Source: an optimization exercise on an open RTL-to-GDS flow (aim: small area). Production flows keep margins and buffers that such runs may drop. Only the layout flow was run in this run; the RTL was not checked for function there.

==> images/gate_families.png <==
Scale bar: 100 um.
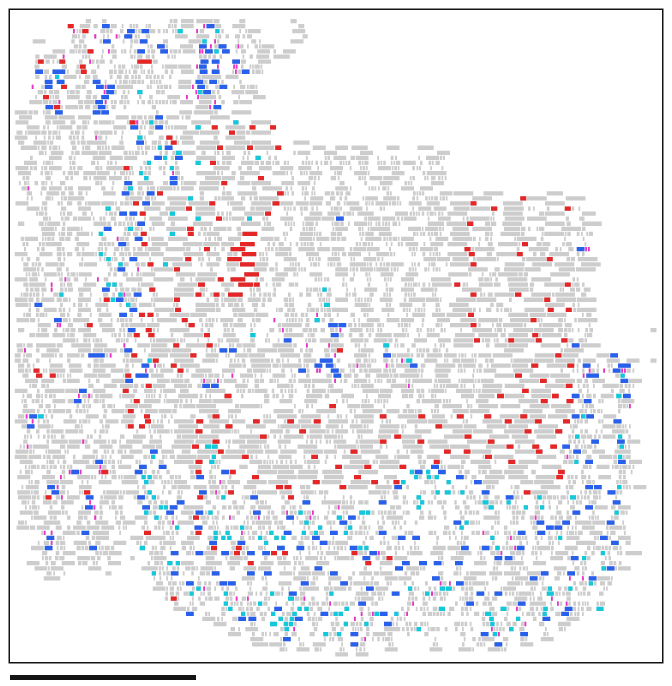
==> images/final_placement.png <==
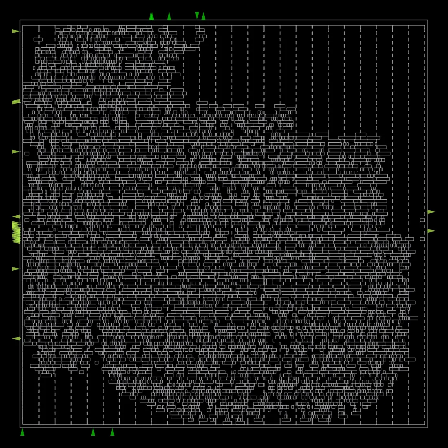
==> images/met3.png <==
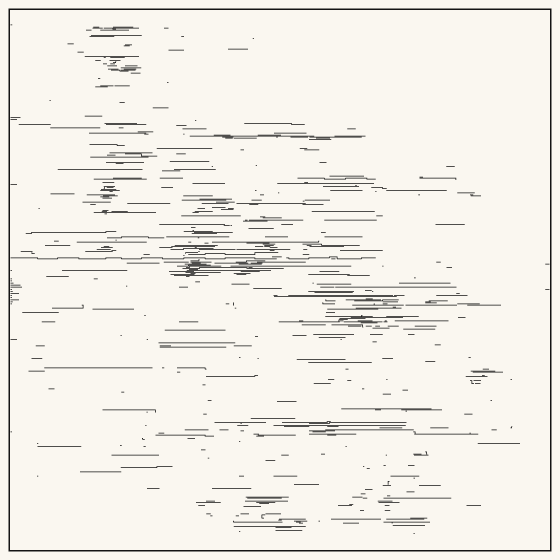
==> images/clock_map.png <==
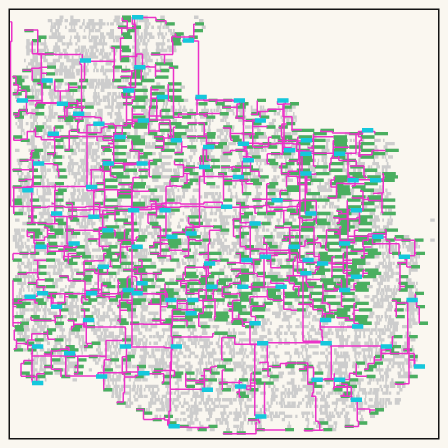
<file path="flow/config.mk">
export PLATFORM = sky130hd
export DESIGN_NAME = rapcore
export DESIGN_NICKNAME = rapcore
export VERILOG_FILES = /design/flow/design.v
export SDC_FILE = /design/flow/constraint.sdc
export NUM_CORES = 4
export LEC_CHECK = 0
export CAP_MARGIN = 20
export CORE_MARGIN = 2
export CORE_UTILIZATION = 40
export SLEW_MARGIN = 20
</file>
<file path="flow/constraint.sdc">
create_clock -name core_clock -period 10.0 [get_ports {CLK}]
set_input_delay 2.0000 -clock core_clock [delete_from_list [all_inputs] [get_ports {CLK}]]
set_output_delay 2.0000 -clock core_clock [all_outputs]
set_load 0.01 [all_outputs]
</file>
<file path="flow/design.v">
module rising_edge_detector ( 
  input clk,
  input in,
  output out
);
  reg in_q;
  always @(posedge clk) begin
    in_q <= in;
  end
  assign out = !in_q && in;
endmodule
module falling_edge_detector ( 
  input clk,
  input in,
  output out
);
  reg in_q;
  always @(posedge clk) begin
    in_q <= in;
  end
  assign out = in_q && !in;
endmodule
module rising_edge_detector_tribuf ( 
  input clk,
  input in,
  output out
);
  reg [2:0] in_q;
  always @(posedge clk) begin
    in_q <= {in_q[1:0], in};
  end
  assign out = (in_q[2:1] == 2'b01);
endmodule
module falling_edge_detector_tribuf ( 
  input clk,
  input in,
  output out
);
  reg [2:0] in_q;
  always @(posedge clk) begin
    in_q <= {in_q[1:0], in};
  end
  assign out = (in_q[2:1] == 2'b10);
endmodule
`default_nettype none
module clock_divider #(parameter divider_bits = 8)
(
  input resetn,
  input [divider_bits-1:0] divider,
  output tick,
  input clk
);
  reg [divider_bits-1:0] accum;
  assign tick = (accum == divider);
  always @(posedge clk) begin
    if (!resetn) begin
      accum <= 0;
    end else begin
      if (accum == divider) accum <= 0;
      else accum <= accum + 1'b1;
    end
  end
endmodule
module register_input
#(
  parameter width = 1
  )(
  input clk,
  input [width-1:0] in,
  output reg [width-1:0] out
);
  always @(posedge clk) out <= in;
endmodule
`default_nettype none
module quad_enc #(
    parameter encbits = 64,
    parameter enable_velocity = 1,
    parameter velocity_bits = 32
  )(
  input wire resetn,
  input wire  clk,
  input wire  a,
  input wire  b,
  output reg faultn,
  output reg signed [encbits-1:0] count,
  output reg signed [velocity_bits-1:0] velocity,
  output reg signed [velocity_bits-1:0] velocity_counter
  );
  reg [2:0] a_stable, b_stable, i_stable;   
  wire step_a = a_stable[1] ^ a_stable[2];   
  wire step_b = b_stable[1] ^ b_stable[2];   
  wire step = step_a ^ step_b;   
  wire direction = a_stable[1] ^ b_stable[2];   
  always @(posedge clk) begin
    if (!resetn) begin
      count <= 0;   
      velocity <= 0;
      velocity_counter <= 0;
      faultn <= 1'b1;  
      a_stable <= 3'b0;
      b_stable <= 3'b0;
    end
    else begin
      a_stable <= {a_stable[1:0], a};   
      b_stable <= {b_stable[1:0], b};   
      velocity_counter <= velocity_counter + 1'b1;
      if (step_a & step_b)   
        faultn <= 0;
      if (step) begin
        if (direction) begin
          count <= count + 1'b1;
          velocity <= velocity_counter;
        end
        else begin
          count <= count - 1'b1;
          velocity <= -velocity_counter;
        end
        velocity_counter <= 0;
      end
    end
  end
endmodule
`default_nettype none
module dda_fsm #(parameter buffer_bits = 2,
                 parameter buffer_size = 1,
                 parameter move_duration_bits = 32)
(
  input clk,
  input resetn,
  input dda_tick,
  input [move_duration_bits-1:0] move_duration,
  output loading_move,
  output executing_move,
  output reg move_done,
  output reg finishedmove,
  output reg [buffer_bits-1:0] moveind,
  input [buffer_size-1:0] stepready,
  output buffer_dtr
);
  (* onehot *) reg [buffer_size-1:0] stepfinished;
  wire processing_move = (stepfinished[moveind] ^ stepready[moveind]);
  assign loading_move = finishedmove & processing_move;
  assign executing_move = !finishedmove & processing_move;
  reg [move_duration_bits-1:0] tickdowncount;
  reg [1:0] dda_tick_r;
  always @(posedge clk) if (!resetn) begin
    move_done <= 0;
    finishedmove <= 1;  
    stepfinished <= 0;
    moveind <= 0;
  end else if (resetn) begin
    if (loading_move) begin
      tickdowncount <= move_duration;
      finishedmove <= 0;
    end
    dda_tick_r <= {dda_tick_r[0], dda_tick};
    if (dda_tick_r == 2'b01 && executing_move) begin
      tickdowncount <= tickdowncount - 1'b1;
    end
    if (tickdowncount == 0 && executing_move) begin
      finishedmove <= 1;
      move_done <= ~move_done;
      moveind <= moveind + 1'b1;
      stepfinished[moveind] <= ~stepfinished[moveind];  
    end
  end
  assign buffer_dtr = ~(~stepfinished == stepready);
endmodule
`default_nettype none
module dda_timer #(parameter dda_bits = 64,
  parameter phase_angle_bits = 10,
  parameter step_encoder_bits = 24
  )
(
  input resetn,
  input signed [dda_bits-1:0] increment,
  input signed [dda_bits-1:0] incrementincrement,
  input  loading_move,
  input  executing_move,
  output signed [phase_angle_bits-1:0] phase_angle,
  output signed [step_encoder_bits-1:0] step_encoder,
  output wire [dda_bits-2:0] substep_accumulator,  
  input dda_tick,
  input CLK
);
  reg signed [step_encoder_bits+dda_bits-2:0] accumulator;
  assign substep_accumulator = accumulator[dda_bits-2:0];
  assign phase_angle = accumulator[dda_bits+phase_angle_bits-2:dda_bits-1];
  assign step_encoder = accumulator[step_encoder_bits+dda_bits-2:dda_bits-1];
  reg signed [dda_bits-1:0] increment_r;
  wire dda_tick_rising;
  rising_edge_detector dda_rising (.clk(CLK), .in(dda_tick), .out(dda_tick_rising));
  always @(posedge CLK) if (!resetn) begin
    accumulator <= 0;
    increment_r <= {dda_bits{1'b0}};
  end else if (resetn) begin
    if (loading_move) begin
      increment_r <= increment;
    end
    if(dda_tick_rising && executing_move) begin
      increment_r <= increment_r + incrementincrement;
      accumulator <= accumulator + increment_r;
    end
  end
endmodule
`default_nettype none
module SPI (
    input            clk,
    input            resetn,
    input            SCK,
    input            CS,
    input            COPI,
    output           CIPO,
    input      [7:0] tx_byte,
    output reg [7:0] rx_byte,
    output           rx_byte_ready
);
  reg [1:0] COPIr;
  reg [1:0] CSr;
  reg rx_byte_ready_r;
  assign rx_byte_ready = rx_byte_ready_r;
  reg [2:0] rxbitcnt;  
  reg [2:0] txbitcnt;  
  wire SCK_risingedge;
  wire SCK_fallingedge;
  rising_edge_detector_tribuf sck_rising (.clk(clk), .in(SCK), .out(SCK_risingedge));
  falling_edge_detector_tribuf sck_falling (.clk(clk), .in(SCK), .out(SCK_fallingedge));
  wire CS_active = ~CSr[1];   
  wire COPI_data = COPIr[1];
  assign CIPO = (CS_active) ? tx_byte[txbitcnt] : 1'b0;
  always @(posedge clk) begin
    if (!resetn) begin
      COPIr <= 2'b0;
      rx_byte_ready_r <= 0;
      rx_byte <= 8'b0;
      rxbitcnt <= 3'b000;  
      txbitcnt <= 3'b111;  
    end else if (resetn) begin
      COPIr <= {COPIr[0], COPI};
      CSr <= {CSr[0], CS};
      if (CS_active) begin
        if (SCK_risingedge) begin
          rxbitcnt <= rxbitcnt + 1'b1;
          rx_byte <= {rx_byte[6:0], COPI_data};
        end else if (SCK_fallingedge) begin
          txbitcnt <= txbitcnt - 1'b1;  
          rx_byte_ready_r <= (txbitcnt == 3'b0);
        end
      end else begin  
        rxbitcnt <= 3'b000;
        txbitcnt <= 3'b111;
      end
    end
  end
endmodule
module SPIWord #(parameter bits = 64) (
    input wire        clk,
    input wire        resetn,
    input wire        SCK,
    input wire        CS,
    input wire        COPI,
    output wire       CIPO,
    input wire [bits-1:0] word_send_data,
    output wire       word_received,
    output reg [bits-1:0] word_data_received
);
  wire rx_byte_ready;   
  wire [7:0] rx_byte;
  wire [7:0] tx_byte;
  SPI spi0 (.clk(clk),
            .resetn (resetn),
            .CS(CS),
            .SCK(SCK),
            .CIPO(CIPO),
            .COPI(COPI),
            .tx_byte(tx_byte),
            .rx_byte(rx_byte),
            .rx_byte_ready(rx_byte_ready));
  reg [$clog2(bits/8)-1:0] byte_count;
  wire rx_byte_ready_rising;
  reg word_received_r;
  rising_edge_detector ready_rising (.clk(clk), .in(rx_byte_ready), .out(rx_byte_ready_rising));
  always @(posedge clk) if (!resetn) begin
    word_data_received <= {bits{1'b0}};
    byte_count <= 0;
    word_received_r <= 0;
  end else if (resetn) begin
    if (rx_byte_ready_rising) begin
      byte_count <= byte_count + 1'b1;
      word_data_received <= {rx_byte[7:0], word_data_received[bits-1:8]};
      if (&byte_count) word_received_r <= 1'b1;
      else word_received_r <= 1'b0;
    end
  end
  assign word_received = word_received_r;
  assign tx_byte[7:0] = word_send_data[byte_count*8 +: 8];
endmodule
`default_nettype none
module mytimer_10 (
    input               clk,
    input               resetn,
    input               start_enable,
    input  [WIDTH-1:0]  start_time,
    output [WIDTH-1:0]  timer,
    output         reg  done  
);
  parameter WIDTH = 10;
  reg run;
  reg [WIDTH-1:0] counter;
  assign timer = counter;
  always @(posedge clk) begin
  if (!resetn) begin
    counter <= 0;
    done <= 0;
    run <= 0;
    done <= 0;
  end
  else if( start_enable ) begin
    counter <= start_time;
    run <= 1;
  end
  else if( counter > 0 )
    counter <= counter - 1'b1;
  else if (run)
    done <= 1;
  if (done) begin
    run <= 0;
    done <= 0;
  end
end
endmodule
`default_nettype none
module mytimer_8 (
    input               clk,
    input               resetn,
    input               start_enable,
    input  [WIDTH-1:0]  start_time,
    output [WIDTH-1:0]  timer
);
  parameter WIDTH = 8;
  reg [WIDTH-1:0] counter;
  assign timer = counter;
  always @(posedge clk) begin
  if (!resetn) begin
    counter <= 0;
  end
  else if( start_enable ) begin
    counter <= start_time;
  end
  else if( counter > 0 )
    counter <= counter - 1'b1;
end
endmodule
`default_nettype none
module chargepump (
    input  clk,
    input  resetn,
    input  [7:0] period,
    output chargepump_pin
);
  reg [7:0] cp_counter;
  reg       chargepump;
  assign chargepump_pin = chargepump;
  always @(posedge clk) begin
    if (!resetn) begin
      cp_counter <= 0;
      chargepump <= 0;
    end else begin
      cp_counter <= cp_counter + 1'b1;
      if (cp_counter == period) begin
        cp_counter <= 0;
        chargepump <= ~chargepump;
      end
    end
  end
endmodule
`default_nettype none
module cosine (
    input wire clk,
    input  wire [5:0] cos_index,
    output wire [7:0] cos_value
);
  reg [7:0] cos_r;
  assign cos_value = cos_r;
  always @(posedge clk)
    case (cos_index)
      6'd0: cos_r    <= 8'd255;
      6'd1: cos_r    <= 8'd255;
      6'd2: cos_r    <= 8'd255;
      6'd3: cos_r    <= 8'd254;
      6'd4: cos_r    <= 8'd254;
      6'd5: cos_r    <= 8'd253;
      6'd6: cos_r    <= 8'd252;
      6'd7: cos_r    <= 8'd251;
      6'd8: cos_r    <= 8'd250;
      6'd9: cos_r    <= 8'd249;
      6'd10: cos_r   <= 8'd247;
      6'd11: cos_r   <= 8'd246;
      6'd12: cos_r   <= 8'd244;
      6'd13: cos_r   <= 8'd242;
      6'd14: cos_r   <= 8'd240;
      6'd15: cos_r   <= 8'd238;
      6'd16: cos_r   <= 8'd236;
      6'd17: cos_r   <= 8'd233;
      6'd18: cos_r   <= 8'd231;
      6'd19: cos_r   <= 8'd228;
      6'd20: cos_r   <= 8'd225;
      6'd21: cos_r   <= 8'd222;
      6'd22: cos_r   <= 8'd219;
      6'd23: cos_r   <= 8'd215;
      6'd24: cos_r   <= 8'd212;
      6'd25: cos_r   <= 8'd208;
      6'd26: cos_r   <= 8'd205;
      6'd27: cos_r   <= 8'd201;
      6'd28: cos_r   <= 8'd197;
      6'd29: cos_r   <= 8'd193;
      6'd30: cos_r   <= 8'd189;
      6'd31: cos_r   <= 8'd185;
      6'd32: cos_r   <= 8'd180;
      6'd33: cos_r   <= 8'd176;
      6'd34: cos_r   <= 8'd171;
      6'd35: cos_r   <= 8'd167;
      6'd36: cos_r   <= 8'd162;
      6'd37: cos_r   <= 8'd157;
      6'd38: cos_r   <= 8'd152;
      6'd39: cos_r   <= 8'd147;
      6'd40: cos_r   <= 8'd142;
      6'd41: cos_r   <= 8'd136;
      6'd42: cos_r   <= 8'd131;
      6'd43: cos_r   <= 8'd126;
      6'd44: cos_r   <= 8'd120;
      6'd45: cos_r   <= 8'd115;
      6'd46: cos_r   <= 8'd109;
      6'd47: cos_r   <= 8'd103;
      6'd48: cos_r   <= 8'd98;
      6'd49: cos_r   <= 8'd92;
      6'd50: cos_r   <= 8'd86;
      6'd51: cos_r   <= 8'd80;
      6'd52: cos_r   <= 8'd74;
      6'd53: cos_r   <= 8'd68;
      6'd54: cos_r   <= 8'd62;
      6'd55: cos_r   <= 8'd56;
      6'd56: cos_r   <= 8'd50;
      6'd57: cos_r   <= 8'd44;
      6'd58: cos_r   <= 8'd37;
      6'd59: cos_r   <= 8'd31;
      6'd60: cos_r   <= 8'd25;
      6'd61: cos_r   <= 8'd19;
      6'd62: cos_r   <= 8'd13;
      default: cos_r <= 8'd6;
    endcase
endmodule
`default_nettype none
module analog_out (
    input  wire       clk,
    input  wire       resetn,
    input  wire [7:0] pwm1,
    input  wire [7:0] pwm2,
    output wire       analog_out1,
    output wire       analog_out2,
    input wire [10:0] current_threshold
);
  reg [10:0] pwm_counter;
  always @(posedge clk) begin
    if (!resetn) begin
      pwm_counter <= 0;
    end
    else begin
      if (pwm_counter <= current_threshold)
        pwm_counter <= pwm_counter + 1'b1;
      else
        pwm_counter <= 0;
    end
  end
  assign analog_out1 = (resetn) ? pwm_counter <= {3'b0, pwm1} : 0;
  assign analog_out2 = (resetn) ? pwm_counter <= {3'b0, pwm2} : 0;
endmodule
`default_nettype none
module microstep_counter (
    input  [7:0] pos,
    output [5:0] cos_index1,
    output [5:0] cos_index2,
    output [3:0] sw
);
  assign sw[0] = pos[7:0] < 64 || pos[7:0] > 191 ? 1'b1 : 1'b0;   
  assign sw[1] = pos[7:0] < 64 || pos[7:0] > 191 ? 1'b0 : 1'b1;   
  assign sw[2] = pos[7:0] < 128 ? 1'b1 : 1'b0;   
  assign sw[3] = pos[7:0] < 128 ? 1'b0 : 1'b1;   
  assign cos_index1 = pos[6] == 1'b0 ? ~pos[5:0] : pos[5:0];
  assign cos_index2 = pos[6] == 1'b0 ? pos[5:0] : ~pos[5:0];
endmodule
`default_nettype none
module microstepper_control (
    input           clk,
    input           resetn,
    output          phase_a1_l_out,
    output          phase_a2_l_out,
    output          phase_b1_l_out,
    output          phase_b2_l_out,
    output          phase_a1_h_out,
    output          phase_a2_h_out,
    output          phase_b1_h_out,
    output          phase_b2_h_out,
    input   [9:0]   config_fastdecay_threshold,
    input           config_invert_highside,
    input           config_invert_lowside,
    input           step,
    input           dir,
    input           enable_in,
    input           analog_cmp1,
    input           analog_cmp2,
    output reg      faultn,
    input  wire     s1,
    input  wire     s2,
    input  wire     s3,
    input  wire     s4,
    output          offtimer_en0,
    output          offtimer_en1,
    output reg [7:0] phase_ct,
    input      [7:0] blank_timer0,
    input      [7:0] blank_timer1,
    input      [9:0] off_timer0,
    input      [9:0] off_timer1,
    input      [7:0] minimum_on_timer0,
    input      [7:0]   minimum_on_timer1
);
  reg [2:0] step_r;
  reg [1:0] dir_r;
  reg       enable;
  always @(posedge clk) begin
    if (!resetn)
      enable <= 0;
    else
      enable <= enable_in;
    step_r <= {step_r[1:0], step};
    dir_r <= {dir_r[0], dir};
  end
  wire step_rising = (step_r == 3'b001);
  always @(posedge clk) begin
    if (!resetn) begin
      phase_ct <= 0;
    end
    else if (step_rising)
        phase_ct <= dir_r[1] ? phase_ct + 1 : phase_ct - 1;
  end
  wire fault0 = (off_timer0 != 0) & (minimum_on_timer0 != 0);
  wire fault1 = (off_timer1 != 0) & (minimum_on_timer1 != 0);
  always @(posedge clk) begin
      if (!resetn) begin
        faultn <= 1;
      end
      else if (faultn) begin
        faultn <= enable ? !( fault0 | fault1 ) : 1'b1;
      end
    end
  wire phase_a1_h, phase_a1_l, phase_a2_h, phase_a2_l;
  wire phase_b1_h, phase_b1_l, phase_b2_h, phase_b2_l;
  assign phase_a1_l_out = config_invert_lowside ^ phase_a1_l_control;
  assign phase_a2_l_out = config_invert_lowside ^ phase_a2_l_control;
  assign phase_b1_l_out = config_invert_lowside ^ phase_b1_l_control;
  assign phase_b2_l_out = config_invert_lowside ^ phase_b2_l_control;
  assign phase_a1_h_out = config_invert_highside ^  phase_a1_h_control;
  assign phase_a2_h_out = config_invert_highside ^  phase_a2_h_control;
  assign phase_b1_h_out = config_invert_highside ^  phase_b1_h_control;
  assign phase_b2_h_out = config_invert_highside ^  phase_b2_h_control;
  wire phase_a1_l_control = phase_a1_l | !enable;
  wire phase_a2_l_control = phase_a2_l | !enable;
  wire phase_b1_l_control = phase_b1_l | !enable;
  wire phase_b2_l_control = phase_b2_l | !enable;
  wire phase_a1_h_control = phase_a1_h && faultn && enable;
  wire phase_a2_h_control = phase_a2_h && faultn && enable;
  wire phase_b1_h_control = phase_b1_h && faultn && enable;
  wire phase_b2_h_control = phase_b2_h && faultn && enable;
  wire fastDecay0 = off_timer0 >= config_fastdecay_threshold;
  wire fastDecay1 = off_timer1 >= config_fastdecay_threshold;
  wire slowDecay0 = (off_timer0 != 0) & (fastDecay0 == 0);
  wire slowDecay1 = (off_timer1 != 0) & (fastDecay1 == 0);
  assign phase_a1_h = !slowDecay0 && ( fastDecay0 ? !s1 : s1 );
  assign phase_a2_h = !slowDecay0 && ( fastDecay0 ? !s2 : s2 );
  assign phase_b1_h = !slowDecay1 && ( fastDecay1 ? !s3 : s3 );
  assign phase_b2_h = !slowDecay1 && ( fastDecay1 ? !s4 : s4 );
  assign phase_a1_l = slowDecay0 | ( fastDecay0 ? s1 : !s1 );
  assign phase_a2_l = slowDecay0 | ( fastDecay0 ? s2 : !s2 );
  assign phase_b1_l = slowDecay1 | ( fastDecay1 ? s3 : !s3 );
  assign phase_b2_l = slowDecay1 | ( fastDecay1 ? s4 : !s4 );
  assign offtimer_en0 = analog_cmp1 & (blank_timer0 == 0) & (off_timer0 == 0);
  assign offtimer_en1 = analog_cmp2 & (blank_timer1 == 0) & (off_timer1 == 0);
endmodule
`default_nettype none
module microstepper_top (
    input   wire       clk,
    input   wire       resetn,
    output  wire       phase_a1_l,
    output  wire       phase_a2_l,
    output  wire       phase_b1_l,
    output  wire       phase_b2_l,
    output  wire       phase_a1_h,
    output  wire     phase_a2_h,
    output  wire     phase_b1_h,
    output  wire     phase_b2_h,
    input   wire     analog_cmp1,
    output  wire     analog_out1,
    input   wire     analog_cmp2,
    output  wire     analog_out2,
    output  wire     chargepump_pin,
    input   wire    [9:0]  config_offtime,
    input   wire    [7:0]  config_blanktime,
    input   wire    [9:0]  config_fastdecay_threshold,
    input   wire    [7:0]  config_minimum_on_time,
    input   wire    [10:0] config_current_threshold,
    input   wire    [7:0]  config_chargepump_period,
    input   wire     config_invert_highside,
    input   wire     config_invert_lowside,
    input   wire     step,
    input   wire     dir,
    input   wire     enable_in,
    output  wire     faultn
);
  wire [5:0] cos_index1;
  wire [5:0] cos_index2;
  wire [7:0] pwm1;
  wire [7:0] pwm2;
  wire s1, s2, s3, s4;
  wire offtimer_en0, offtimer_en1;
  wire a_starting, b_starting;
  wire   [7:0]   phase_ct;
  wire   [7:0]   blank_timer0;
  wire   [7:0]   blank_timer1;
  wire   [9:0]   off_timer0;
  wire   [9:0]   off_timer1;
  wire   [7:0]   minimum_on_timer0;
  wire   [7:0]   minimum_on_timer1;
  microstepper_control microstepper_control0(
    .clk(clk),
    .resetn(resetn),
    .phase_a1_l_out(phase_a1_l),
    .phase_a2_l_out(phase_a2_l),
    .phase_b1_l_out(phase_b1_l),
    .phase_b2_l_out(phase_b2_l),
    .phase_a1_h_out(phase_a1_h),
    .phase_a2_h_out(phase_a2_h),
    .phase_b1_h_out(phase_b1_h),
    .phase_b2_h_out(phase_b2_h),
    .config_fastdecay_threshold(config_fastdecay_threshold),
    .config_invert_highside(config_invert_highside),
    .config_invert_lowside(config_invert_lowside),
    .step(step),
    .dir(dir),
    .enable_in(enable_in),
    .analog_cmp1(analog_cmp1),
    .analog_cmp2(analog_cmp2),
    .faultn(faultn),
    .s1(s1),
    .s2(s2),
    .s3(s3),
    .s4(s4),
    .offtimer_en0(offtimer_en0),
    .offtimer_en1(offtimer_en1),
    .phase_ct(phase_ct),
    .blank_timer0(blank_timer0),
    .blank_timer1(blank_timer1),
    .off_timer0(off_timer0),
    .off_timer1(off_timer1),
    .minimum_on_timer0(minimum_on_timer0),
    .minimum_on_timer1(minimum_on_timer1)
);
wire        off_timer0_done;
wire        off_timer1_done;
  mytimer_10 #(
      .WIDTH(10)
  ) offtimer0 (
      .clk         (clk),
      .resetn      (resetn),
      .start_enable(offtimer_en0),
      .start_time  (config_offtime),
      .timer       (off_timer0),
      .done         (off_timer0_done)
  );
  mytimer_10 offtimer1 (
      .clk         (clk),
      .resetn      (resetn),
      .start_enable(offtimer_en1),
      .start_time  (config_offtime),
      .timer       (off_timer1),
      .done         (off_timer1_done)
  );
  mytimer_8 blanktimer0 (
      .clk         (clk),
      .resetn      (resetn),
      .start_enable(off_timer0_done),
      .start_time  (config_blanktime),
      .timer       (blank_timer0)
  );
  mytimer_8 blanktimer1 (
      .clk         (clk),
      .resetn      (resetn),
      .start_enable(off_timer1_done),
      .start_time  (config_blanktime),
      .timer       (blank_timer1)
  );
  mytimer_8 minimumontimer0 (
      .clk         (clk),
      .resetn      (resetn),
      .start_enable(off_timer0_done),
      .start_time  (config_minimum_on_time),
      .timer       (minimum_on_timer0)
  );
  mytimer_8 minimumontimer1 (
      .clk         (clk),
      .resetn      (resetn),
      .start_enable(off_timer1_done),
      .start_time  (config_minimum_on_time),
      .timer       (minimum_on_timer1)
  );
  chargepump chargepump0 (
      .clk           (clk),
      .resetn        (resetn),
      .period        (config_chargepump_period),
      .chargepump_pin(chargepump_pin)
  );
  microstep_counter microstep_counter0 (
      .pos       (phase_ct),
      .cos_index1(cos_index1),
      .cos_index2(cos_index2),
      .sw        ({s1, s2, s3, s4})
  );
  cosine cosine0 (
      .clk (clk),
      .cos_index(cos_index1),
      .cos_value(pwm1)
  );
  cosine cosine1 (
      .clk (clk),
      .cos_index(cos_index2),
      .cos_value(pwm2)
  );
  analog_out analog_out0 (
      .clk        (clk),
      .resetn     (enable_in),
      .pwm1       (pwm1),
      .pwm2       (pwm2),
      .analog_out1(analog_out1),
      .analog_out2(analog_out2),
      .current_threshold (config_current_threshold)
  );
endmodule
`default_nettype none
module spi_state_machine #(
    parameter num_motors = 1,
    parameter num_encoders = 0,
    parameter word_bits = 64,
    parameter dda_bits = 64,
    parameter use_dda = 1,
    parameter move_duration_bits = 32,
    parameter encoder_bits = 32,
    parameter encoder_velocity_bits = 32,
    parameter default_microsteps = 1,
    parameter default_current = 140,
    parameter BUFFER_SIZE = 2,
    parameter default_clock_divisor = 32,
    parameter current_bits = 4,
    parameter reserved_motor_channels = 32,  
    parameter reserved_encoder_channels = 64  
  )(
  input resetn,
  input wire [word_bits-1:0] word_data_received,
  output reg [word_bits-1:0] word_send_data,
  input wire word_received,
    output wire CHARGEPUMP,
    input  wire [1-1:0] analog_cmp1,
    output wire [1-1:0] analog_out1,
    input  wire [1-1:0] analog_cmp2,
    output wire [1-1:0] analog_out2,
    output wire [1-1:0] PHASE_A1,   
    output wire [1-1:0] PHASE_A2,   
    output wire [1-1:0] PHASE_B1,   
    output wire [1-1:0] PHASE_B2,   
    output wire [1-1:0] PHASE_A1_H,   
    output wire [1-1:0] PHASE_A2_H,   
    output wire [1-1:0] PHASE_B1_H,   
    output wire [1-1:0] PHASE_B2_H,   
    input wire [num_encoders-1:0] ENC_B,
    input wire [num_encoders-1:0] ENC_A,
  output wire buffer_dtr,
  output wire move_done,
  input  wire halt,
    input wire [num_motors-1:0] STEPINPUT,
    input wire [num_motors-1:0] DIRINPUT,
    input wire [num_motors-1:0] ENINPUT,
    output wire [num_motors-1:0] STEPOUTPUT,
    output wire [num_motors-1:0] DIROUTPUT,
    output wire [num_motors-1:0] ENOUTPUT,
  input CLK,
  input pwm_clock
);
  if(encoder_bits > word_bits) $error("parameter: encoder_bits is greater than word_bits");
  if(move_duration_bits > word_bits) $error("parameter: move_duration_bits is greater than word_bits");
  if(word_bits < 32) $error("parameter: word_bits must be at least 32 bits");
  if(BUFFER_SIZE%2 != 0) $error("parameter: BUFFER_SIZE must be a power of two");
  localparam CMD_COORDINATED_STEP    = 8'h01;
  localparam CMD_STATUS_REG          = 8'hf1;
  localparam CMD_CONFIG_REG          = 8'hf2;
  localparam MOVE_BUFFER_SIZE = BUFFER_SIZE - 1;  
  localparam MOVE_BUFFER_BITS = $clog2(BUFFER_SIZE) - 1;  
  integer j;
  genvar g;
  localparam status_version = 0;
  localparam status_channel_info = 1;
  localparam status_encoder_fault = 2;
  localparam status_stepper_fault = 3;
  localparam status_encoder_position_start = 4;
  localparam status_encoder_position_end = status_encoder_position_start + reserved_encoder_channels - 1;
  localparam status_encoder_velocity_start = status_encoder_position_end + 1;
  localparam status_encoder_velocity_end = status_encoder_velocity_start + reserved_encoder_channels - 1;
  localparam status_phase_angle_start = status_encoder_velocity_end + 1;
  localparam status_phase_angle_end = status_phase_angle_start + reserved_motor_channels - 1;
  localparam status_reg_end = status_phase_angle_end;
  wire [word_bits-1:0] status_reg_ro    [status_reg_end:0];
  wire [num_motors-1:0] stepper_faultn;
  wire [num_encoders-1:0] encoder_faultn;
  wire signed [encoder_bits-1:0] encoder_count [num_encoders-1:0];
  wire signed [encoder_velocity_bits-1:0] encoder_velocity [num_encoders-1:0];
  wire signed [encoder_velocity_bits-1:0] encoder_velocity_counter [num_encoders-1:0];
  wire [9:0] phase_angle [0:num_motors-1];
  localparam [7:0] info_motors = num_motors;
  localparam [7:0] info_encoders = num_encoders;
  localparam [7:0] info_encoder_bits = encoder_bits;
  localparam [7:0] info_velocity_bits = encoder_velocity_bits;
  for(g=0; g<=status_reg_end; g=g+1) begin : status_map
    if (g == status_version) begin
      assign status_reg_ro[g] = {32'b0, 8'd1, 8'd0, 8'd3, 8'd0};  
    end else if (g == status_channel_info) begin
      assign status_reg_ro[g] = {32'b0, info_velocity_bits, info_encoder_bits, info_encoders, info_motors};  
    end else if (g == status_encoder_fault) begin
      assign status_reg_ro[g] = {{(word_bits-num_encoders){1'b0}}, encoder_faultn};
    end else if (g == status_stepper_fault) begin
      assign status_reg_ro[g] = {{(word_bits-num_motors){1'b0}}, stepper_faultn};
    end else if (g >= status_encoder_position_start && g < status_encoder_position_start + num_encoders) begin
      assign status_reg_ro[g] = {{(word_bits-encoder_bits){encoder_count[g-status_encoder_position_start][encoder_bits-1]}},
                                 encoder_count[g-status_encoder_position_start]};
    end else if (g >= status_encoder_velocity_start && g < status_encoder_velocity_start + num_encoders) begin
      assign status_reg_ro[g] = {{(word_bits-encoder_velocity_bits){encoder_velocity[g-status_encoder_velocity_start][encoder_velocity_bits-1]}},
                                 encoder_velocity[g-status_encoder_velocity_start]};
    end else if (g >= status_phase_angle_start && g < status_phase_angle_start + num_motors) begin
      assign status_reg_ro[g] = {{(word_bits-10){1'b0}}, phase_angle[g-status_phase_angle_start]};
    end else begin
      assign status_reg_ro[g] = {word_bits{1'b0}};
    end
  end
  localparam config_enable = 0;
  localparam config_brake = 1;
  localparam config_clocks = 2;
  localparam config_reg_end = config_clocks;
  (* mem2reg *) reg  [word_bits-1:0] config_reg_rw    [config_reg_end:0];
  wire [num_motors-1:0] enable_r = config_reg_rw[config_enable][num_motors-1:0]; 
  wire [num_motors-1:0] brake_r = config_reg_rw[config_brake][num_motors-1:0]; 
  wire [7:0] clock_divisor = config_reg_rw[config_clocks][7:0];
  reg [7:0] microsteps [0:num_motors-1];
  reg [current_bits-1:0] current [0:num_motors-1];
  reg [9:0] config_offtime [0:num_motors-1];
  reg [7:0] config_blanktime [0:num_motors-1];
  reg [9:0] config_fastdecay_threshold [0:num_motors-1];
  reg [7:0] config_minimum_on_time [0:num_motors-1];
  reg [10:0] config_current_threshold [0:num_motors-1];
  reg config_invert_highside [0:num_motors-1];
  reg config_invert_lowside [0:num_motors-1];
  reg [7:0] config_chargepump_period;  
  localparam telemetry_reg_end = num_encoders*2 - 1;
  (* mem2reg *) reg  [word_bits-1:0] telemetry_reg_ro [telemetry_reg_end:0];
  always @(posedge CLK) begin
    if (capture_telemetry) begin
      for (j=0; j < num_encoders; j=j+1) begin
        telemetry_reg_ro[j*2]   <= encoder_count[j]; 
        telemetry_reg_ro[j*2+1] <= encoder_velocity[j];
      end
    end
  end
  localparam command_reg_end = (2 + num_motors * 2);
  (* mem2reg *) reg  [word_bits-1:0] command_reg_rw   [BUFFER_SIZE:0][command_reg_end:0];
  reg [num_motors:1] dir_r [MOVE_BUFFER_SIZE:0];
  wire signed [dda_bits-1:0] increment_w [num_motors-1:0];
  wire signed [dda_bits-1:0] incrementincrement_w [num_motors-1:0];
  genvar i;
  for (i=0; i<num_motors; i=i+1) begin
    assign increment_w[i] = command_reg_rw[moveind][2+i*2];
    assign incrementincrement_w[i] = command_reg_rw[moveind][2+i*2];
  end
  wire [move_duration_bits-1:0] move_duration_w = command_reg_rw[moveind][1][move_duration_bits-1:0];
  wire capture_telemetry;
  reg [MOVE_BUFFER_BITS:0] writemoveind;
  wire [MOVE_BUFFER_BITS:0] moveind;  
  (* onehot *)reg [MOVE_BUFFER_SIZE:0] stepready;
  wire dda_tick;
  wire [num_motors-1:0] dda_step = {num_motors{1'b0}};  
    wire [num_motors-1:0] step_input_r, dir_input_r, en_input_r;
    register_input #(.width(num_motors)) stepin_m (.clk(CLK),.in(STEPINPUT), .out(step_input_r));
    register_input #(.width(num_motors)) dirin_m  (.clk(CLK),.in(DIRINPUT), .out(dir_input_r));
    register_input #(.width(num_motors)) enin_m   (.clk(CLK),.in(ENINPUT), .out(en_input_r));
    wire [num_motors-1:0] dir = dir_r[moveind] ^ dir_input_r;
    wire [num_motors-1:0] step = dda_step ^ step_input_r;
    wire [num_motors-1:0] enable = enable_r | en_input_r;
    assign STEPOUTPUT = step;
    assign DIROUTPUT = dir;
    assign ENOUTPUT = enable;
  wire signed [encoder_bits-1:0] step_encoder [num_motors-1:0];  
    generate
      for (i=0; i<num_motors; i=i+1) begin
        microstepper_top microstepper0(
          .clk(CLK),
          .resetn( resetn),
          .phase_a1_l(PHASE_A1[i]),
          .phase_a2_l(PHASE_A2[i]),
          .phase_b1_l(PHASE_B1[i]),
          .phase_b2_l(PHASE_B2[i]),
          .phase_a1_h(PHASE_A1_H[i]),
          .phase_a2_h(PHASE_A2_H[i]),
          .phase_b1_h(PHASE_B1_H[i]),
          .phase_b2_h(PHASE_B2_H[i]),
          .analog_cmp1 (analog_cmp1[i]),
          .analog_out1 (analog_out1[i]),
          .analog_cmp2 (analog_cmp2[i]),
          .analog_out2 (analog_out2[i]),
          .chargepump_pin (CHARGEPUMP),
          .config_offtime (config_offtime[i]),
          .config_blanktime (config_blanktime[i]),
          .config_fastdecay_threshold (config_fastdecay_threshold[i]),
          .config_minimum_on_time (config_minimum_on_time[i]),
          .config_current_threshold (config_current_threshold[i]),
          .config_chargepump_period (config_chargepump_period),
          .config_invert_highside (config_invert_highside[i]),
          .config_invert_lowside (config_invert_lowside[i]),
          .step (step[i]),
          .dir (dir[i]),
          .enable_in(enable[i]),
          .faultn(stepper_faultn[i])
          );
      end
    endgenerate
    for (i=0; i<num_encoders; i=i+1) begin
      quad_enc #(.encbits(encoder_bits),
                 .velocity_bits(encoder_velocity_bits)) encoder0
      (
        .resetn(resetn),
        .clk(CLK),
        .a(ENC_A[i]),
        .b(ENC_B[i]),
        .faultn(encoder_faultn[i]),
        .count(encoder_count[i]),
        .velocity(encoder_velocity[i]),
        .velocity_counter(encoder_velocity_counter[i])
        );
    end
  wire loading_move;
  wire executing_move;
  clock_divider #(.divider_bits(8)) cd0
  (
    .resetn(resetn),
    .divider(clock_divisor),
    .tick(dda_tick),
    .clk(CLK)
  );
  if (use_dda) begin
    dda_fsm #(.buffer_bits(MOVE_BUFFER_BITS+1),
              .buffer_size(BUFFER_SIZE),
              .move_duration_bits(move_duration_bits)) ddam0 (
      .clk(CLK),
      .resetn(resetn),
      .dda_tick(dda_tick),
      .loading_move(loading_move),
      .move_duration(move_duration_w),
      .executing_move(executing_move),
      .finishedmove(capture_telemetry),
      .move_done(move_done),
      .stepready(stepready),
      .buffer_dtr(buffer_dtr),
      .moveind(moveind)
    );
    for (i=0; i<num_motors; i=i+1) begin
      dda_timer #(.phase_angle_bits(10),
                  .step_encoder_bits(encoder_bits))
        ddan (
                    .resetn(resetn),
                    .dda_tick(dda_tick),
                    .increment(increment_w[i]),
                    .incrementincrement(incrementincrement_w[i]),
                    .loading_move(loading_move),
                    .executing_move(executing_move),
                    .step_encoder(step_encoder[i]),
                    .phase_angle(phase_angle[i]),
                    .CLK(CLK)
                    );
    end
  end  
  reg [$clog2(command_reg_end)-1:0] message_word_count;
  reg [7:0] message_header;
  wire awaiting_more_words = message_header != 0;
  wire word_received_rising;
  rising_edge_detector word_recieved_edge_rising (.clk(CLK), .in(word_received), .out(word_received_rising));
  reg [$clog2(num_motors):0] nmot;
  reg [7:0] dma_addr;
  always @(posedge CLK) if (!resetn) begin
    word_send_data <= 0;
    writemoveind <= 0;   
    stepready <= 0;   
    message_word_count <= 0;
    message_header <= 0;
    config_reg_rw[config_enable] <= 0;
    config_reg_rw[config_brake]  <= 0;
    config_reg_rw[config_clocks] <= default_clock_divisor;
    for (nmot=0; nmot<num_motors; nmot=nmot+1) begin
      microsteps[nmot] <= default_microsteps;
      current[nmot] <= default_current;
      config_offtime[nmot] <= 810;
      config_blanktime[nmot] <= 27;
      config_fastdecay_threshold[nmot] <= 706;
      config_minimum_on_time[nmot] <= 54;
      config_current_threshold[nmot] <= 1024;
      config_invert_highside[nmot] <= 0;
      config_invert_lowside[nmot] <= 0;
    end
    config_chargepump_period <= 8'd20;
    for (j=0; j<=MOVE_BUFFER_SIZE; j=j+1) dir_r[j] <= 0;
  end else if (resetn) begin
    if (word_received_rising) begin
      word_send_data <= 64'b0;
      if (!awaiting_more_words) begin
        message_header <= word_data_received[word_bits-1:word_bits-8];  
        message_word_count <= 1;
        case (word_data_received[word_bits-1:word_bits-8])
          CMD_COORDINATED_STEP: begin
            dir_r[writemoveind] <= word_data_received[num_motors-1:0];
          end
          CMD_STATUS_REG: begin
            dma_addr <= word_data_received[7:0];
            word_send_data <= (word_data_received[32:0] <= status_reg_end) ? status_reg_ro[word_data_received[32:0]] : {word_bits{1'b0}};
          end
          CMD_CONFIG_REG: begin
            dma_addr <= word_data_received[7:0];
            word_send_data <= (word_data_received[32:0] <= config_reg_end) ? config_reg_rw[word_data_received[32:0]] : {word_bits{1'b0}};
          end
          default: word_send_data <= 64'b0;
        endcase
      end else begin
        message_word_count <= message_word_count + 1'b1;
        case (message_header)
          CMD_COORDINATED_STEP: begin
            word_send_data <= (message_word_count != 0 && message_word_count-1 <= telemetry_reg_end) ?
                              telemetry_reg_ro[message_word_count-1] : {word_bits{1'b0}};  
            command_reg_rw[writemoveind][message_word_count] <= word_data_received;
            if (message_word_count == num_motors*2 + 1) begin
              message_header <= 8'b0;  
              message_word_count <= 0;
              writemoveind <= writemoveind + 1'b1;
              stepready[writemoveind] <= ~stepready[writemoveind];
            end
          end  
          CMD_CONFIG_REG: begin
            if (dma_addr <= config_reg_end) config_reg_rw[dma_addr] <= word_data_received[31:0];
            message_header <= 8'b0;
          end
          default: message_header <= 8'b0;  
        endcase
      end
    end
  end
endmodule
`default_nettype none
module rapcore #(
  parameter num_motors = 1,
  parameter move_duration_bits = 32
  )(
      input  wire SCK,
      input  wire CS,
      input  wire COPI,
      output wire CIPO,
      output wire CHARGEPUMP,
      input  wire [1-1:0] analog_cmp1,
      output wire [1-1:0] analog_out1,
      input  wire [1-1:0] analog_cmp2,
      output wire [1-1:0] analog_out2,
      output wire [1-1:0] PHASE_A1,   
      output wire [1-1:0] PHASE_A2,   
      output wire [1-1:0] PHASE_B1,   
      output wire [1-1:0] PHASE_B2,   
      output wire [1-1:0] PHASE_A1_H,   
      output wire [1-1:0] PHASE_A2_H,   
      output wire [1-1:0] PHASE_B1_H,   
      output wire [1-1:0] PHASE_B2_H,   
      input wire [1-1:0] ENC_B,
      input wire [1-1:0] ENC_A,
      output wire BUFFER_DTR,
      output wire MOVE_DONE,
      input wire HALT,
      input wire [num_motors-1:0] STEPINPUT,
      input wire [num_motors-1:0] DIRINPUT,
      input wire [num_motors-1:0] ENINPUT,
      output wire [num_motors-1:0] STEPOUTPUT,
      output wire [num_motors-1:0] ENOUTPUT,
      output wire [num_motors-1:0] DIROUTPUT,
      input resetn_in,
    input CLK
);
    localparam num_encoders = 1;
    wire buffered_clk = CLK;
    wire pwm_clock = buffered_clk;
    wire spi_clock = buffered_clk;
  wire resetn;
  assign resetn = &resetn_counter;
    reg [7:0] resetn_counter;
    always @(posedge buffered_clk)
    if(!resetn_in)
      resetn_counter <= 0;
    else
      resetn_counter <= resetn_counter + !resetn;
  wire reset = resetn;
  wire [63:0] word_send_data;
  wire [63:0] word_data_received;
  wire word_received;
  SPIWord word_proc (
                .clk(spi_clock),
                .resetn (resetn),
                .SCK(SCK),
                .CS(CS),
                .COPI(COPI),
                .CIPO(CIPO),
                .word_send_data(word_send_data),
                .word_received(word_received),
                .word_data_received(word_data_received));
  spi_state_machine #(.num_motors(num_motors),
                      .move_duration_bits(move_duration_bits),
                      .default_microsteps(8'd1),
                      .default_current(8'd150),
                      .num_encoders(num_encoders),
                      .BUFFER_SIZE(2),
                      .default_clock_divisor(40),
                      .encoder_bits(32),
                      .use_dda(1)) spifsm
  (
    .CHARGEPUMP (CHARGEPUMP ),
    .analog_cmp1(analog_cmp1),
    .analog_out1(analog_out1),
    .analog_cmp2(analog_cmp2),
    .analog_out2(analog_out2),
    .PHASE_A1(PHASE_A1),  
    .PHASE_A2(PHASE_A2),  
    .PHASE_B1(PHASE_B1),  
    .PHASE_B2(PHASE_B2),  
    .PHASE_A1_H(PHASE_A1_H),  
    .PHASE_A2_H(PHASE_A2_H),  
    .PHASE_B1_H(PHASE_B1_H),  
    .PHASE_B2_H(PHASE_B2_H),  
    .ENC_B(ENC_B),
    .ENC_A(ENC_A),
      .STEPINPUT(STEPINPUT),
      .DIRINPUT(DIRINPUT),
      .ENINPUT(ENINPUT),
      .STEPOUTPUT(STEPOUTPUT),
      .DIROUTPUT(DIROUTPUT),
      .ENOUTPUT(ENOUTPUT),
    .CLK(CLK),
    .pwm_clock(pwm_clock),
    .resetn(resetn),
    .word_data_received(word_data_received),
    .word_send_data(word_send_data),
    .word_received(word_received),
    .buffer_dtr(BUFFER_DTR),
    .move_done(MOVE_DONE),
    .halt(HALT)
  );
endmodule
</file>
<file path="flow/run.sh">
#!/bin/bash
# synth_recipe.tcl (not shown) runs the flow's synth.tcl, then flattens the netlist and writes it again
# the make line also repeats each setting of config.mk as NAME=value (left out here)
make -C /OpenROAD-flow-scripts/flow DESIGN_CONFIG=/design/flow/config.mk WORK_HOME=/design/flow/orfs CLKGATE_MAP_FILE= SYNTH_SCRIPT=/design/flow/synth_recipe.tcl finish
</file>
==> results by group <==
Timing
  – Transition at the pin with the smallest max-transition slack: between 1000 and 1500 ps
  – Fraction of the cycle the final worst path needs: 0.6116
  – Post-layout min period: between 6000 and 7000 ps
  – Final number of max-transition violations: 0
  – Hold Fails Final Rpt: 0
  – Max_slew headroom: 0.1963
  – Post-route worst hold slack: ~330 ps
  – Setup total negative slack: 0 ps
  – Max frequency: between 150 and 200 MHz

Synthesis
  – Post-Synthesis Cell Area: approximately 48000 um2
  – Number of enable flip-flop cells after synthesis: 300
  – Warnings, synthesis: 37
  – Syn_area_per_cell: 8.932 um2
  – Fraction of registers with async set or reset after synthesis: 0
  – Net Count, Synth: between 5000 and 6000
  – Seq/Total Area, Yosys: 0.4406
  – Most frequently used flop master after synthesis: sky130_fd_sc_hd__dfxtp_1

Route
  – Via count normalized by instance count: roughly 5.5
  – Drt wl/cell: roughly 18 um
  – TritonRoute pass-1 iters: 6
  – Remaining antenna violation count: 0
  – DR iter-0 viols: roughly 2700

Layout
  – Layout fillers: 11420
  – P&R area growth vs syn: 10.72%
  – Non-filler cells, final: around 6900
  – Final design instance area without fill: 53030 um2
  – Total inserted antenna cells: 0
  – Fraction of final layout cells sized beyond drive strength 1: 0.06804
  – Total number of nets in the final design: between 5000 and 6000

Setup path
  – Arrival time worst endpoint: roughly 6700 ps
  – Critical path startpoint category: flip-flop
  – Crit Reg-Reg Startpoint: spifsm.genblk9.ddam0.moveind$_SDFFE_PN0P_
  – Cell with the most instances on the worst path: sky130_fd_sc_hd__or4_1
  – Type of the worst setup path: flip-flop to flip-flop
  – Biggest fanout along the worst timing path: 70
  – Buffers & Inverters on Critical Path: 1
  – Launching element of the worst setup path: spifsm.genblk9.ddam0.moveind$_SDFFE_PN0P_
  – Ordered cell list for the critical path: buf_4 -> mux2_2 -> ha_1 -> nand4_1 -> or2_0 -> or4_1 -> or4_1 -> o211ai_1 -> a21boi_1 -> o32ai_2 -> nor3_1 -> o311a_1 -> a311o_1
  – Worst setup EP type: flip-flop
  – Peak per-stage delay on the critical path: ~1100 ps
  – CP required: approximately 11000 ps
  – Library cell contributing the largest single delay on the critical path: sky130_fd_sc_hd__dfxtp_4
  – Family with the most delay on the worst path: simple AND/OR/NAND/NOR gates

Floorplan
  – Boundary pin count: 30
  – Rows: ~130
  – Chip Width: 350.0 um
  – Area of the die: between 100000 and 150000 um2
  – Starting density of the core: 0.4045
  – Overall die height: 350.0 um

Clock tree
  – Buffer cell driving the clock tree root: sky130_fd_sc_hd__clkbuf_16
  – Clock buffers created by TritonCTS: ~100
  – Post-CTS resize count: 0
  – Post-CTS Repair Setup Buffers: 0
  – Sink count of the clock tree: roughly 900
  – Total of hold buffers inserted after clock tree synthesis: 0
  – TritonCTS clock tree: done
  – Clock transition at the register clock pins on the worst setup and hold paths after CTS: ~60 ps

GRT
  – Largest net degree at the start of global routing: 90
  – Via count of the first global-routing pass: about 36000
  – Global-route wire length before repair: 200700 um
  – Total global routing overflow: 0

Run
  – Number of max-cap violations: 0

Outcome
  – Status: no timing/DRC/antenna violations

Placement
  – Number of input and output port buffers inserted: 28
  – Cell total after placement: ~6700
  – Area after DPL: slightly below 50000 um2
  – Pre-CTS setup slack: about 4000 ps
  – GP Congestion: approximately 0.9

Worst hold path
  – Class of the tightest hold or removal check: flip-flop to flip-flop
  – Startpoint of the most critical hold path: word_proc.spi0.sck_falling.in_q[0]$_DFF_P_
-- gate_families.png (at the start) --
color	family	cells
blue	adder and majority cells	246
red	multiplexers	205
cyan	AND-OR and OR-AND gates	178
magenta	inverters	132
multi-input gate share of total cell area: 0.4762
most common library cell in the layout ignoring fill and taps: sky130_fd_sc_hd__nand2_1

-- final_placement.png (at the start) --
Post-Route Utilization: 0.4479
core area: 118400 um2
register share of the cell area: 0.3980

-- met3.png (at the start) --
main direction	horizontal
wire length on this layer	7210 um

-- clock_map.png (at the start) --
[magenta] clock wires | length: 11900 um
[green] flip-flops | count: 904
[cyan] cells driving clock nets | count: 101
routed clock nets	102
insertion delay to the later sink of the worst-skew pair: 710 ps
worst clock skew: 38.02 ps

==> cells in the final DEF, fill, tap and decap left out, drive strengths merged, types with 44 or more instances in the layout <==
master / netlist / routed
a22oi: 73 / 73
a211oi: 79 / 79
mux2i: 124 / 124
mux2: 70 / 70
edfxtp: 300 / 300
inv: 132 / 138
nor2: 490 / 490
o21ai: 253 / 253
a21o: 101 / 101
ha: 241 / 241
nand2: 769 / 769
nor3: 80 / 80
clkbuf: 274 / 136
a21oi: 598 / 598
dfxtp: 604 / 604
nand4: 52 / 52
or3: 45 / 45
a31oi: 44 / 44
xor2: 157 / 157
buf: 33 / 61
xnor2: 171 / 171
nand3: 97 / 97
==> routing by layer <==
layer  track usage  share of wire
met1        0.2802           0.46
met2        0.3294           0.46
met3       0.03160          0.057
met4       0.06158          0.026
met5      0.003925        0.00060
==> stage by stage <==
step / util
5_1_grt: 0.4479
2_1_floorplan: -
3_3_place_gp: 0.4188
3_5_place_dp: 0.4188
4_1_cts: 0.4478
6_report: 0.4479
==> area by class of cell <==
cell class | count | area, um2 | area share
Multi-Input combinational cell | 4019 | 25250 | 0.4762
Inverter | 132 | 495.5 | 0.009343
Timing Repair Buffer | 89 | 738.2 | 0.01392
Sequential cell | 904 | 21110 | 0.3980
Clock inverter | 55 | 575.6 | 0.01085
Clock buffer | 136 | 2858 | 0.05389
Tap cell | 1600 | 2002 | 0.03775
==> state kept, by name, indices dropped and copies added, names as in the netlist, 10 cells and up, named ones only <==
| signal | cells |
|---|---|
| spifsm.telemetry_reg_ro | 64 |
| spifsm.genblk7.microstepper0.offtimer0.counter | 10 |
| spifsm.genblk9.ddam0.tickdowncount | 32 |
| spifsm.genblk9.genblk1.ddan.accumulator | 73 |
| spifsm.genblk8.encoder0.velocity | 32 |
| spifsm.command_reg_rw | 192 |
| spifsm.genblk7.microstepper0.analog_out0.pwm_counter | 11 |
| spifsm.genblk8.encoder0.velocity_counter | 32 |
| spifsm.genblk7.microstepper0.offtimer1.counter | 10 |
| spifsm.genblk9.genblk1.ddan.increment_r | 64 |
| spifsm.config_reg_rw | 96 |
| spifsm.genblk8.encoder0.count | 32 |
| spifsm.word_send_data | 33 |
| word_proc.word_data_received | 64 |
==> Yosys cell counts, types with 101 or more instances <==
| library cell | n | area, um2 |
|---|---|---|
| sky130_fd_sc_hd__edfxtp_1 | 300 | 9009 |
| sky130_fd_sc_hd__clkbuf_1 | 274 | 1028 |
| sky130_fd_sc_hd__dfxtp_1 | 604 | 12090 |
| sky130_fd_sc_hd__xnor2_1 | 171 | 1498 |
| sky130_fd_sc_hd__xor2_1 | 157 | 1375 |
| sky130_fd_sc_hd__nor2_1 | 488 | 1832 |
| sky130_fd_sc_hd__nand2_1 | 769 | 2887 |
| sky130_fd_sc_hd__a21o_1 | 101 | 758.2 |
| sky130_fd_sc_hd__a21oi_1 | 598 | 2993 |
| sky130_fd_sc_hd__o21ai_0 | 253 | 1266 |
| sky130_fd_sc_hd__inv_1 | 132 | 495.5 |
| sky130_fd_sc_hd__mux2i_1 | 124 | 1241 |
| sky130_fd_sc_hd__ha_1 | 241 | 3015 |
==> cells by family (layout without fill, tap and decap cells) <==
kind of cell	after synthesis	after routing	synth area share
and+or+nand+nor	1801	1801	0.1688
AOI/OAI and AO/OA	1439	1439	0.1836
buffers and inverters	439	412	0.03446
DFF	904	904	0.4406
xor gates and xnor gates	328	328	0.05998
muxes	205	205	0.04755
adders and majority gates	246	246	0.06505
==> path summary, 6_finish.rpt <==
check / endpoint / slack, ps / cells after the start
worst min register to register: word_proc.spi0.sck_falling.in_q[1]$_DFF_P_ / 330 / 0
worst max register to register: spifsm.genblk9.genblk1[0].ddan.increment_r[63]$_SDFFE_PN0P_ / 3880 / 13
worst min-delay path: word_proc.spi0.sck_falling.in_q[1]$_DFF_P_ / 330 / 0
worst max-delay path: spifsm.genblk9.genblk1[0].ddan.increment_r[63]$_SDFFE_PN0P_ / 3880 / 13

## static timing again, ports no longer ideal
Ports are ideal in the flow. The routed layout listed here was re-timed in OpenROAD.
Step 1: set_driving_cell puts a clkbuf_16 on CLK and a buf_2 on each other input, an assumption about the parent block.
Step 2 times the ports against the registers' clock, not the clock port: input delays grow and output delays shrink by t, the midpoint of the rising clock arrivals with the driver on.
Three values: ideal ports, drivers, drivers and shift; two values: the first two.
t, ns: 0.758
setup WS [ns]: 3.884 / 3.884 / 3.884
pins driven straight from the clock port: 1
After both steps setup and hold are still met in this run. The setup slack of this run moves by 0.000 ns with the drivers and by 0.000 ns with both steps.
